This is an optimization exercise on Yosys and OpenROAD, whose aim is small area, not a production implementation. Only simulation tests tie the RTL to the original design; equivalence was not proved. Not every run is shown, and edits may drop behaviour that the tests do not exercise.

**flow/design.v**
```verilog
`timescale 1ns/1ps
module matrix_multiper #(
	parameter DSIZE	= 8			,
	parameter MSIZE	= 8
)(
	input				clock	,
	input [DSIZE-1:0]	iR      ,
	input [DSIZE-1:0]	iG      ,
	input [DSIZE-1:0]	iB      ,
	input [MSIZE-1:0]	M00  	,
	input [MSIZE-1:0]	M01     ,
	input [MSIZE-1:0]	M02     ,
	input [MSIZE-1:0]	M10     ,
	input [MSIZE-1:0]	M11     ,
	input [MSIZE-1:0]	M12     ,
	input [MSIZE-1:0]	M20     ,
	input [MSIZE-1:0]	M21     ,
	input [MSIZE-1:0]	M22     ,
	output[DSIZE-1:0]	Ro 		,
	output[DSIZE-1:0]	Go      ,
	output[DSIZE-1:0]	Bo
);
wire[MSIZE-2:0]		MM00	;
wire[MSIZE-2:0]		MM01    ;
wire[MSIZE-2:0]		MM02    ;
wire[MSIZE-2:0]		MM10    ;
wire[MSIZE-2:0]		MM11    ;
wire[MSIZE-2:0]		MM12    ;
wire[MSIZE-2:0]		MM20    ;
wire[MSIZE-2:0]		MM21    ;
wire[MSIZE-2:0]		MM22    ;
wire				SM00	; 
wire				SM01    ; 
wire				SM02    ; 
wire				SM10    ; 
wire				SM11    ; 
wire				SM12    ; 
wire				SM20    ; 
wire				SM21    ; 
wire				SM22    ;
assign		MM00	=  M00[MSIZE-2:0];	
assign		MM01    =  M01[MSIZE-2:0];
assign		MM02    =  M02[MSIZE-2:0];
assign		MM10    =  M10[MSIZE-2:0];
assign		MM11    =  M11[MSIZE-2:0];
assign		MM12    =  M12[MSIZE-2:0];
assign		MM20    =  M20[MSIZE-2:0];
assign		MM21    =  M21[MSIZE-2:0];
assign		MM22    =  M22[MSIZE-2:0];
assign		SM00	=  M00[MSIZE-1];
assign		SM01    =  M01[MSIZE-1];
assign		SM02    =  M02[MSIZE-1];
assign		SM10    =  M10[MSIZE-1];
assign		SM11    =  M11[MSIZE-1];
assign		SM12    =  M12[MSIZE-1];
assign		SM20    =  M20[MSIZE-1];
assign		SM21    =  M21[MSIZE-1];
assign		SM22    =  M22[MSIZE-1];
reg[DSIZE+MSIZE-2:0]		PMM00		;
reg[DSIZE+MSIZE-2:0]		PMM01    	;
reg[DSIZE+MSIZE-2:0]		PMM02    	;
reg[DSIZE+MSIZE-2:0]		PMM10    	;
reg[DSIZE+MSIZE-2:0]		PMM11    	;
reg[DSIZE+MSIZE-2:0]		PMM12    	;
reg[DSIZE+MSIZE-2:0]		PMM20    	;
reg[DSIZE+MSIZE-2:0]		PMM21    	;
reg[DSIZE+MSIZE-2:0]		PMM22    	;
reg							PSM00		;
reg							PSM01    	;
reg							PSM02    	;
reg							PSM10    	;
reg							PSM11    	;
reg							PSM12    	;
reg							PSM20    	;
reg							PSM21    	;
reg							PSM22    	;
always@(posedge clock)begin
	PMM00	<= MM00	 * iR	 ;
	PMM01	<= MM01  * iG    ;
	PMM02	<= MM02  * iB    ;
	PMM10	<= MM10  * iR    ;
	PMM11	<= MM11  * iG    ;
	PMM12	<= MM12  * iB    ;
	PMM20	<= MM20  * iR    ;
	PMM21	<= MM21  * iG    ;
	PMM22	<= MM22  * iB    ;
end
always@(posedge clock)begin
	PSM00	<= SM00	;
    PSM01	<= SM01 ;
    PSM02	<= SM02 ;
    PSM10	<= SM10 ;
    PSM11	<= SM11 ;
    PSM12	<= SM12 ;
    PSM20	<= SM20 ;
    PSM21	<= SM21 ;
    PSM22	<= SM22 ;
end
reg	[DSIZE+MSIZE+1:0]	BMM00		;
reg	[DSIZE+MSIZE+1:0]	BMM01       ;
reg	[DSIZE+MSIZE+1:0]	BMM02       ;
reg	[DSIZE+MSIZE+1:0]	BMM10       ;
reg	[DSIZE+MSIZE+1:0]	BMM11       ;
reg	[DSIZE+MSIZE+1:0]	BMM12       ;
reg	[DSIZE+MSIZE+1:0]	BMM20       ;
reg	[DSIZE+MSIZE+1:0]	BMM21       ;
reg	[DSIZE+MSIZE+1:0]	BMM22       ;
always@(posedge clock)begin
	BMM00	<= PSM00? (1<<(DSIZE+MSIZE+2)) - PMM00 : PMM00	; 
    BMM01	<= PSM01? (1<<(DSIZE+MSIZE+2)) - PMM01 : PMM01	;
    BMM02	<= PSM02? (1<<(DSIZE+MSIZE+2)) - PMM02 : PMM02	;
    BMM10	<= PSM10? (1<<(DSIZE+MSIZE+2)) - PMM10 : PMM10	;
    BMM11	<= PSM11? (1<<(DSIZE+MSIZE+2)) - PMM11 : PMM11	;
    BMM12	<= PSM12? (1<<(DSIZE+MSIZE+2)) - PMM12 : PMM12	;
    BMM20	<= PSM20? (1<<(DSIZE+MSIZE+2)) - PMM20 : PMM20	;
    BMM21	<= PSM21? (1<<(DSIZE+MSIZE+2)) - PMM21 : PMM21	;
    BMM22	<= PSM22? (1<<(DSIZE+MSIZE+2)) - PMM22 : PMM22	;
end
reg	[DSIZE+MSIZE+1:0]	ADD_00_01		;
reg	[DSIZE+MSIZE+1:0]	ADD_02       ;
reg	[DSIZE+MSIZE+1:0]	ADD_10_11       ;
reg	[DSIZE+MSIZE+1:0]	ADD_12       ;
reg	[DSIZE+MSIZE+1:0]	ADD_20_21       ;
reg	[DSIZE+MSIZE+1:0]	ADD_22       ;  
always@(posedge clock)begin
	ADD_00_01	<= BMM00 + BMM01	;
	ADD_10_11	<= BMM10 + BMM11	;
	ADD_20_21	<= BMM20 + BMM21	; 
end
always@(posedge clock)begin
	ADD_02		<= BMM02;
	ADD_12		<= BMM12;
	ADD_22		<= BMM22;
end
reg	[DSIZE+MSIZE+1:0]	ADD_00_01_02;
reg	[DSIZE+MSIZE+1:0]	ADD_10_11_12;
reg	[DSIZE+MSIZE+1:0]	ADD_20_21_22; 
always@(posedge clock)begin
	ADD_00_01_02	<=	ADD_00_01 + ADD_02	;
    ADD_10_11_12	<=	ADD_10_11 + ADD_12	;
    ADD_20_21_22	<=	ADD_20_21 + ADD_22	;
end
assign	Ro	= ADD_00_01_02[DSIZE+MSIZE+1-:DSIZE]	;	
assign	Go	= ADD_10_11_12[DSIZE+MSIZE+1-:DSIZE]	;
assign	Bo	= ADD_20_21_22[DSIZE+MSIZE+1-:DSIZE]	;
endmodule
```
**flow/run.sh**
```bash
#!/bin/bash
# synth_recipe.tcl (not shown) runs the flow's synth.tcl, then flattens the netlist and writes it again
# the make line also repeats each setting of config.mk as NAME=value (left out here)
make -C /OpenROAD-flow-scripts/flow DESIGN_CONFIG=/design/flow/config.mk WORK_HOME=/design/flow/orfs CLKGATE_MAP_FILE= SYNTH_SCRIPT=/design/flow/synth_recipe.tcl finish
```
**flow/config.mk**
```make
export PLATFORM = sky130hd
export DESIGN_NAME = matrix_multiper
export DESIGN_NICKNAME = matrix_multiper
export VERILOG_FILES = /design/flow/design.v
export SDC_FILE = /design/flow/constraint.sdc
export NUM_CORES = 4
export LEC_CHECK = 0
export CAP_MARGIN = 20
export CORE_MARGIN = 2
export CORE_UTILIZATION = 40
export SLEW_MARGIN = 20
```
**flow/constraint.sdc**
```tcl
create_clock -name core_clock -period 6.0 [get_ports {clock}]
set_input_delay 1.2000 -clock core_clock [delete_from_list [all_inputs] [get_ports {clock}]]
set_output_delay 1.2000 -clock core_clock [all_outputs]
set_load 0.01 [all_outputs]
```
Fig. 1: run 1, routed clock nets over the placement
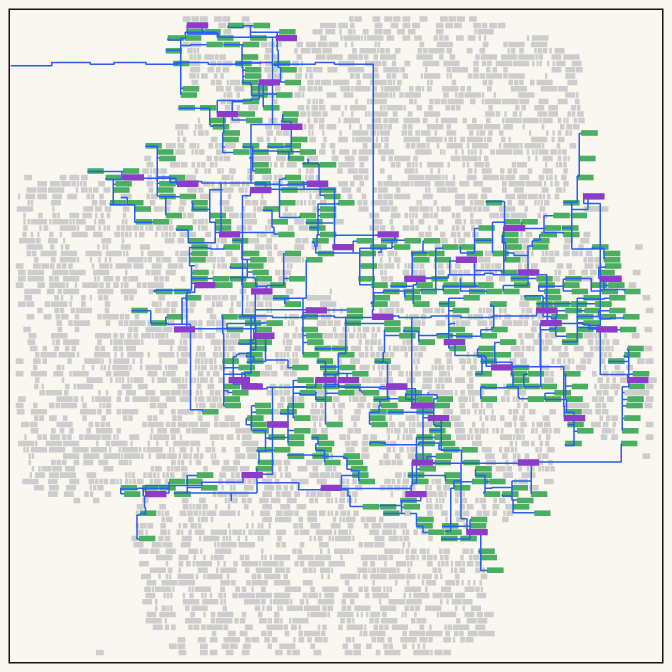
- green: flip-flops (count 414)
- blue: clock wires (length 5120 um)
- purple: clock-net drivers (count 46)
- routed clock nets: 47

Fig. 2: run 1, close-up of the layout
Window x 190 to 230, y 190 to 230 um. Cells in grey, sequential cells in the stronger grey; small squares are vias.
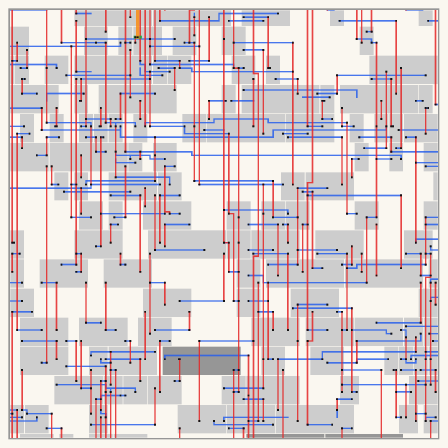
- red: M2
- blue: M1
- green: M3
- orange: M4
- netlist names of flops here include: PMM12 (1)
- cells with their middle in the window: 109
- most frequent: ha_1 (24), inv_1 (20), and2_1 (20)
- sequential cells in the window: 1

==> flow_summary.toml, run 1 <==
[yosys]
ys_top_cells_by_count = "dfxtp_1 (414), ha_1 (402), and2_1 (392)"
yosys.area.top_type = "dfxtp_1"
synth_edf_count = 0
syn_inst = 3149
ys_warn_count = 1
synth_cell_types = 60
syn_nets = 3912
synth_xor_area_frac = 0.0773
synth.area.top_cells = "dfxtp_1 (27%), fa_1 (17%), ha_1 (17%)"
synth_area_sq_um = 30500

[critical_path]
max_stage_delay_ns = 0.62
crit_buf_inv = 5
worstSetupEndpoint = "PMM21[14]"
arrival_ns = 5.80
critPathKind = "in -> reg"
cp-startpoint = "iG[5]"
slowest_stage = "clkdlybuf4s50_1"
cp-end-kind = "flip-flop"

[clocking]
tritoncts = "yes"
path_clk_slew_ns = 0.06
cts_buffers = 46
post_cts_buffers = 0
clock_sinks = 414
clk_latency_ns = 0.57
ctsHtreeMaxLevel = 2

[sta]
max_freq_mhz = 188
final-hold-violation-count = 0
period_needed_ns = 5.33
fin_worst_skew_ns = 0.0197
maxSlewHeadroom = 0.645
tightest_slew_ns = 0.519

[floorplan]
rows = 101
die_y_um = 280
tap-cell-count = 978
io_pins = 121
dieWidth_um = 280
dieArea_sq_um = 78400

[drt]
drt_iter0_drc = 713
vias = 21070
drc = 0
viasPerCell = 4.85
route.met3.wl_mm = 1.94
routed.top_layer = "met4"
wl_met2_mm = 29.8
routed_wl_mm = 62.0

[finish]
synthToLayoutAreaGrowth_pct = 14.6
n_all_buffers = 193
buf_share = 0.0519
dominant-cell-class = "multi-input combinational cells"
multi_input_area_sq_um = 20800
largestRegisters = "ADD_00_01: 18 flops, ADD_10_11: 18 flops, ADD_20_21: 18 flops"
antenna_cells = 1
fillerInstances = 7161
register_area_sq_um = 8290

[status]
status = "timing/DRC/antenna clean"

[grt]
first_global_vias = 22020
antenna_found_initial = 0
busiest_layer = "met2"
grt_first_pass_wirelength_mm = 107
grt_use_met1 = 0.219
met3_usage = 0.0194

[placement]
port-buffer-count = 120
gp_congestion = 0.878
place_area_sq_um = 33300

[min_path]
hold_path_end = "ADD_12[1]"
Fig. 3: run 1, nets reached from selected ports
The bar under the picture is 100 um long.
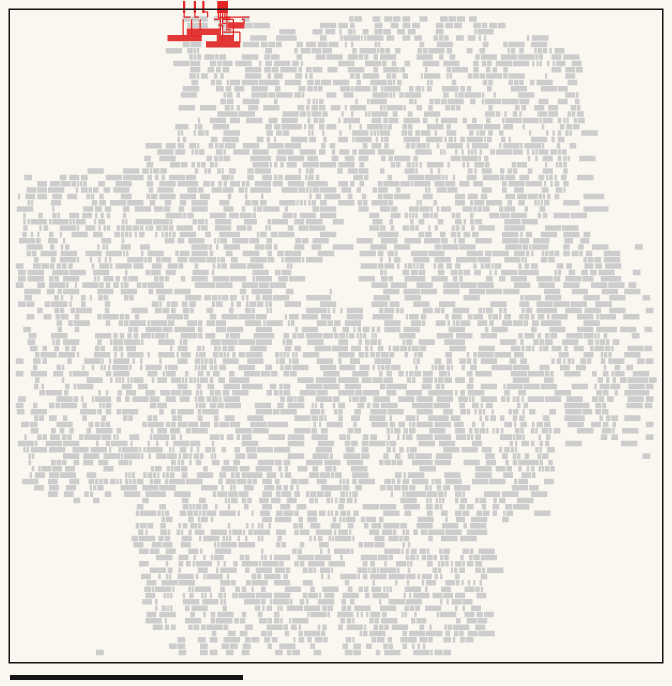
- red: Ro (bits 8; direction output; end cells 8; buffers 8; wire 124 um)

Fig. 4: run 1, routed metal, one colour a layer
The bar under the picture is 100 um long. Only two layers are drawn.
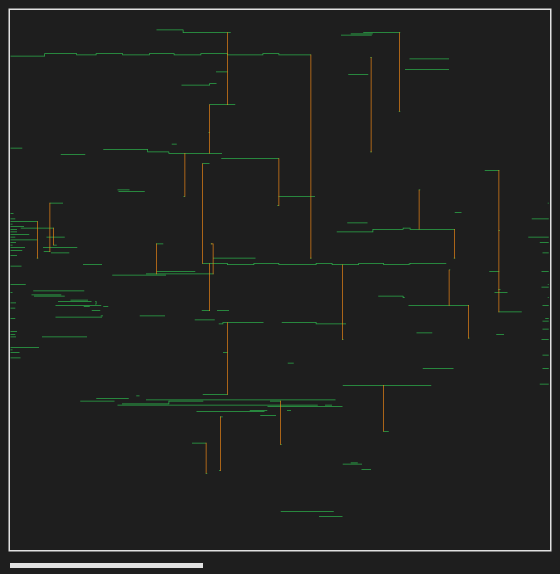
- green: M3 (wire length 1940 um)
- orange: M4 (wire length 776 um)

-- run 1: placed cells by master (no fill, tap or decap), types with 6 or more instances in the layout --
cell type,synthesis,routed
nor4_1,20,20
o21bai_1,8,8
clkbuf_16,0,47
o21a_1,26,26
o31a_1,13,13
xnor2_1,229,229
nor2_1,123,123
nand4_1,9,9
nor3_1,40,40
xor2_1,40,40
o21ai_0,105,105
o31ai_1,42,42
nand3_1,23,23
a21o_1,29,29
nand2_1,254,254
or4_4,7,7
or3_1,23,23
nor2b_1,32,32
clkbuf_8,0,11
or4_1,8,8
a211oi_1,15,15
and3_1,7,7
clkinv_2,0,7
and2_1,392,392
inv_1,316,316
o41ai_1,14,14
or2_2,10,10
fa_1,264,264
clkdlybuf4s50_1,0,120
nand2b_1,27,27
a21oi_1,117,117
or3_4,6,6
dfxtp_1,414,414
ha_1,402,402
o211ai_1,15,15
a31oi_1,7,7
buf_4,0,68
-- run 1: through the flow --
stage               cells  utilization
floorplan            3149            -
global placement     4261        0.440
detailed placement   4261        0.440
CTS                  4346        0.461
global route         4346        0.461
finish               4347        0.461
==> run 2: too many edits to list; what changed since run 1 <==
flow/design.v: 146 -> 2382 lines; modules unchanged: 0
  matrix_multiper: edited, 145 -> 2381 lines
--- a/flow/config.mk
+++ b/flow/config.mk
@@ -6,4 +6,5 @@
 export NUM_CORES = 4
 export LEC_CHECK = 0
+export ABC_AREA = 1
 export CAP_MARGIN = 20
 export CORE_MARGIN = 2
Fig. 5: run 2, nets reached from selected ports
The bar under the picture is 50 um long.
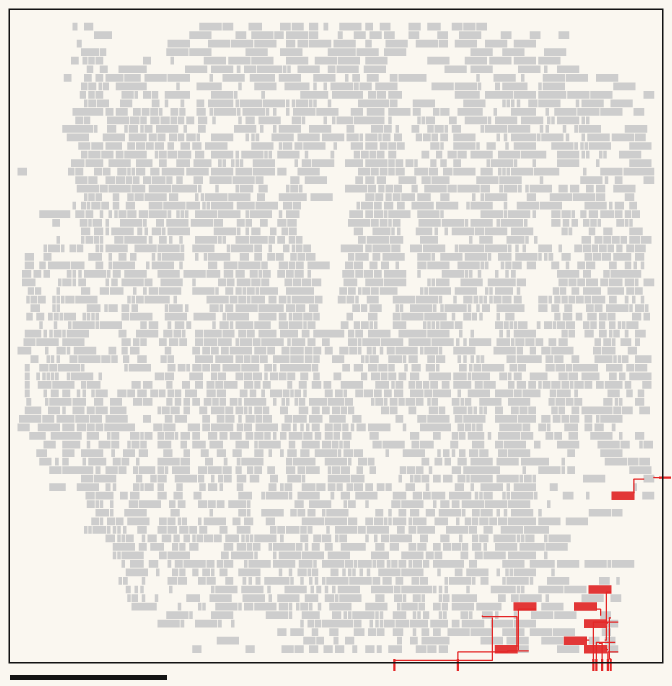
- red: Ro (bits 8; direction output; end cells 8; buffers 8; wire 202 um)

Fig. 6: run 2, close-up of the layout
Window x 136 to 176, y 136 to 176 um. Cells in grey, sequential cells in the stronger grey; small squares are vias.
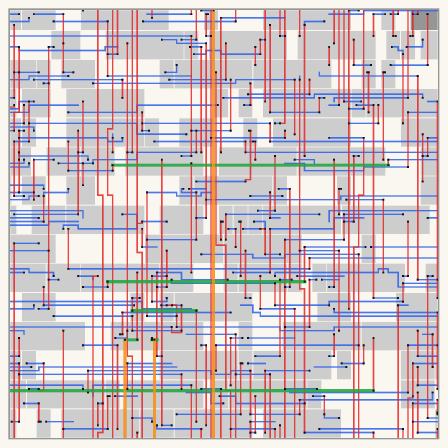
- red: M2
- orange: M4
- green: M3
- blue: M1
- sequential cells in the window: 0
- cells with their middle in the window: 95
- most frequent: inv_1 (33), fa_1 (32), xor2_1 (12)

==> run 2 against run 1 <==
Compared with the run above:
- now fails the layout checks on negative setup slack
- core utilization is 14 points higher
- synthesized cell count is 42% lower
- sequential share of layout area is 16 points lower
- cell count is 32% lower
- area after synthesis is 45% lower
- wire length is 3.4% lower
- fmax is 32% lower
- count of clock-buffer cells in the layout is 54 lower
- non-clock buffer count is 457 higher
- critical path type unchanged
- largest cell class unchanged
- highest routed layer unchanged
==> flow_summary.toml, run 2 <==
[status]
status = "complete, but fails checks"
so_faults = "negative setup slack"

[yosys]
syn_inst = 1833
syn_nets = 2266
synth_most_common_cell = "inv_1"
synth_area_sq_um = 16600
synth_xor_area_frac = 0.198
ys_warn_count = 1
synth_cell_types = 34
avgSynthCellArea_sq_um = 9.08
synthAdderAreaFrac = 0.387
yosysTopAreaCellShare = 0.357
ys_top_cells_by_count = "inv_1 (424), fa_1 (297), xor2_1 (246)"
yosys.area.top_type = "fa_1"
synth_edf_count = 0
synth.area.top_cells = "fa_1 (36%), xor2_1 (13%), dfxtp_1 (12%)"
synth-simple-area-share = 0.0532
ys_async_sr_fraction = 0

[grt]
grt_util_all_layers = 0.280
grt_use_met2 = 0.453
met3_usage = 0.0448
busiest_layer = "met2"
grt_first_pass_wirelength_mm = 92.1
grt_use_met1 = 0.382
antenna_found_initial = 0
first_global_vias = 15872

[clocking]
cts_hold_buf = 0
tritoncts = "yes"
ctsHtreeMaxLevel = 3
cts-root-buf = "clkbuf_16"
post_cts_buffers = 121
clock_sinks = 96
path_clk_slew_ns = 0.07
cts_buffers = 9
clk_latency_ns = 0.36

[finish]
final_cell_mix = "buf_4 (440), inv_1 (368), fa_1 (268), xor2_1 (214), o22ai_1 (174)"
synthToLayoutAreaGrowth_pct = 48.6
buf_share = 0.237
drive_gt1_frac = 0.384
nonClockInverterCount = 454
design.seq.count = 96
multi_input_area_sq_um = 14300
clkCellAreaFrac = 0.0117
dominant-cell-class = "multi-input combinational cells"
fin_nets = 2871
final_common_cell = "buf_4"
n_all_buffers = 650
antenna_cells = 0
seq_area_frac = 0.0777
register_area_sq_um = 1920
fillerInstances = 3485
instances_no_fill = 2975

[critical_path]
cp.required_ns = 6.27
crit_buf_inv = 9
slowest_stage = "fa_1"
crit_cells = 26
cp-end-kind = "flip-flop"
cp-start-kind = "input port"
arrival_ns = 8.07
max_stage_delay_ns = 0.59
critPathKind = "in -> reg"
r2r_cells = 0
r2r_setup_slack_ns = 5.59

[floorplan]
dieWidth_um = 208
tap-cell-count = 532
dieArea_sq_um = 43200
io_pins = 121
rows = 74
die_y_um = 208

[sta]
min_period_over_period = 1.30
max_freq_mhz = 128
rsz0062_at_grt = "yes"
fin_worst_skew_ns = 0.00829
final.setup.tns_ns = -19.69
tightest_slew_ns = 0.439
period_needed_ns = 7.80
fin_ws_ns = -1.80
setup_viol = 18
maxSlewHeadroom = 0.704
final-hold-violation-count = 0

[drt]
ant_nets = 0
viasPerCell = 5.04
vias = 14984
route.met3.wl_mm = 4.58
routed.top_layer = "met4"
routed_wl_mm = 59.9
drc = 0
drt_iter0_drc = 1158
wl_met2_mm = 28.4

[placement]
port-buffer-count = 120
dp.cells = 2820
gp_congestion = 0.964
[run 2: cell count changes after synthesis, sizes merged, moves of 93 or more]
cell | previous run | this run
and2 | 392 | 0
dfxtp | 414 | 96
ha | 402 | 39
inv | 316 | 447
nand2 | 254 | 136
o21ai | 109 | 16
o22ai | 0 | 255
xnor2 | 229 | 87
xor2 | 40 | 255
[run 2: through the flow]
stage / utilization / setup WS, ns / cell area [sq um]
after floorplan: - / -1.74 / 16800
after global placement: 0.530 / -2.55 / 21700
after detailed placement: 0.530 / -2.63 / 21700
after CTS: 0.587 / -1.85 / 24000
after global routing: 0.604 / -2.00 / 24700
final: 0.604 / -1.80 / 24700
[run 2: final timing paths]
kind,startpoint,endpoint
max,M11[7],q1[14]
min reg2reg,q3[19],q4[19]
max reg2reg,q1[2],q2[2]
min,q3[19],q4[19]

port drivers added, routing unchanged:
The flow's constraints put no driver on any port. The routed layouts listed below were extracted and timed again, unchanged, in two steps. Step 1 assumes that a clkbuf_16 drives the clock port and a buf_2 every other input. Step 2 moves the port delays by t, midway between the first and last clock arrival at a register: inputs arrive t later, outputs are due t later. That takes back most of the time a late clock gives input paths. Three values: ideal, step 1, step 2; two values: the first two.
| run | t (ns) | slack for setup (ns) | worst setup path after step 2 | clock arrival spread, ns |
|---|---|---|---|---|
| run 1 | 0.625 | 0.670 / 0.711 / 0.085 | input to register | 0.020 / 0.019 |
| run 2 | 0.417 | -1.804 / -1.787 / -2.204 | input to register | 0.011 / 0.012 |
For run 1, which loses most, drivers alone change the setup slack by +0.041 ns; drivers and shift together by -0.585 ns.
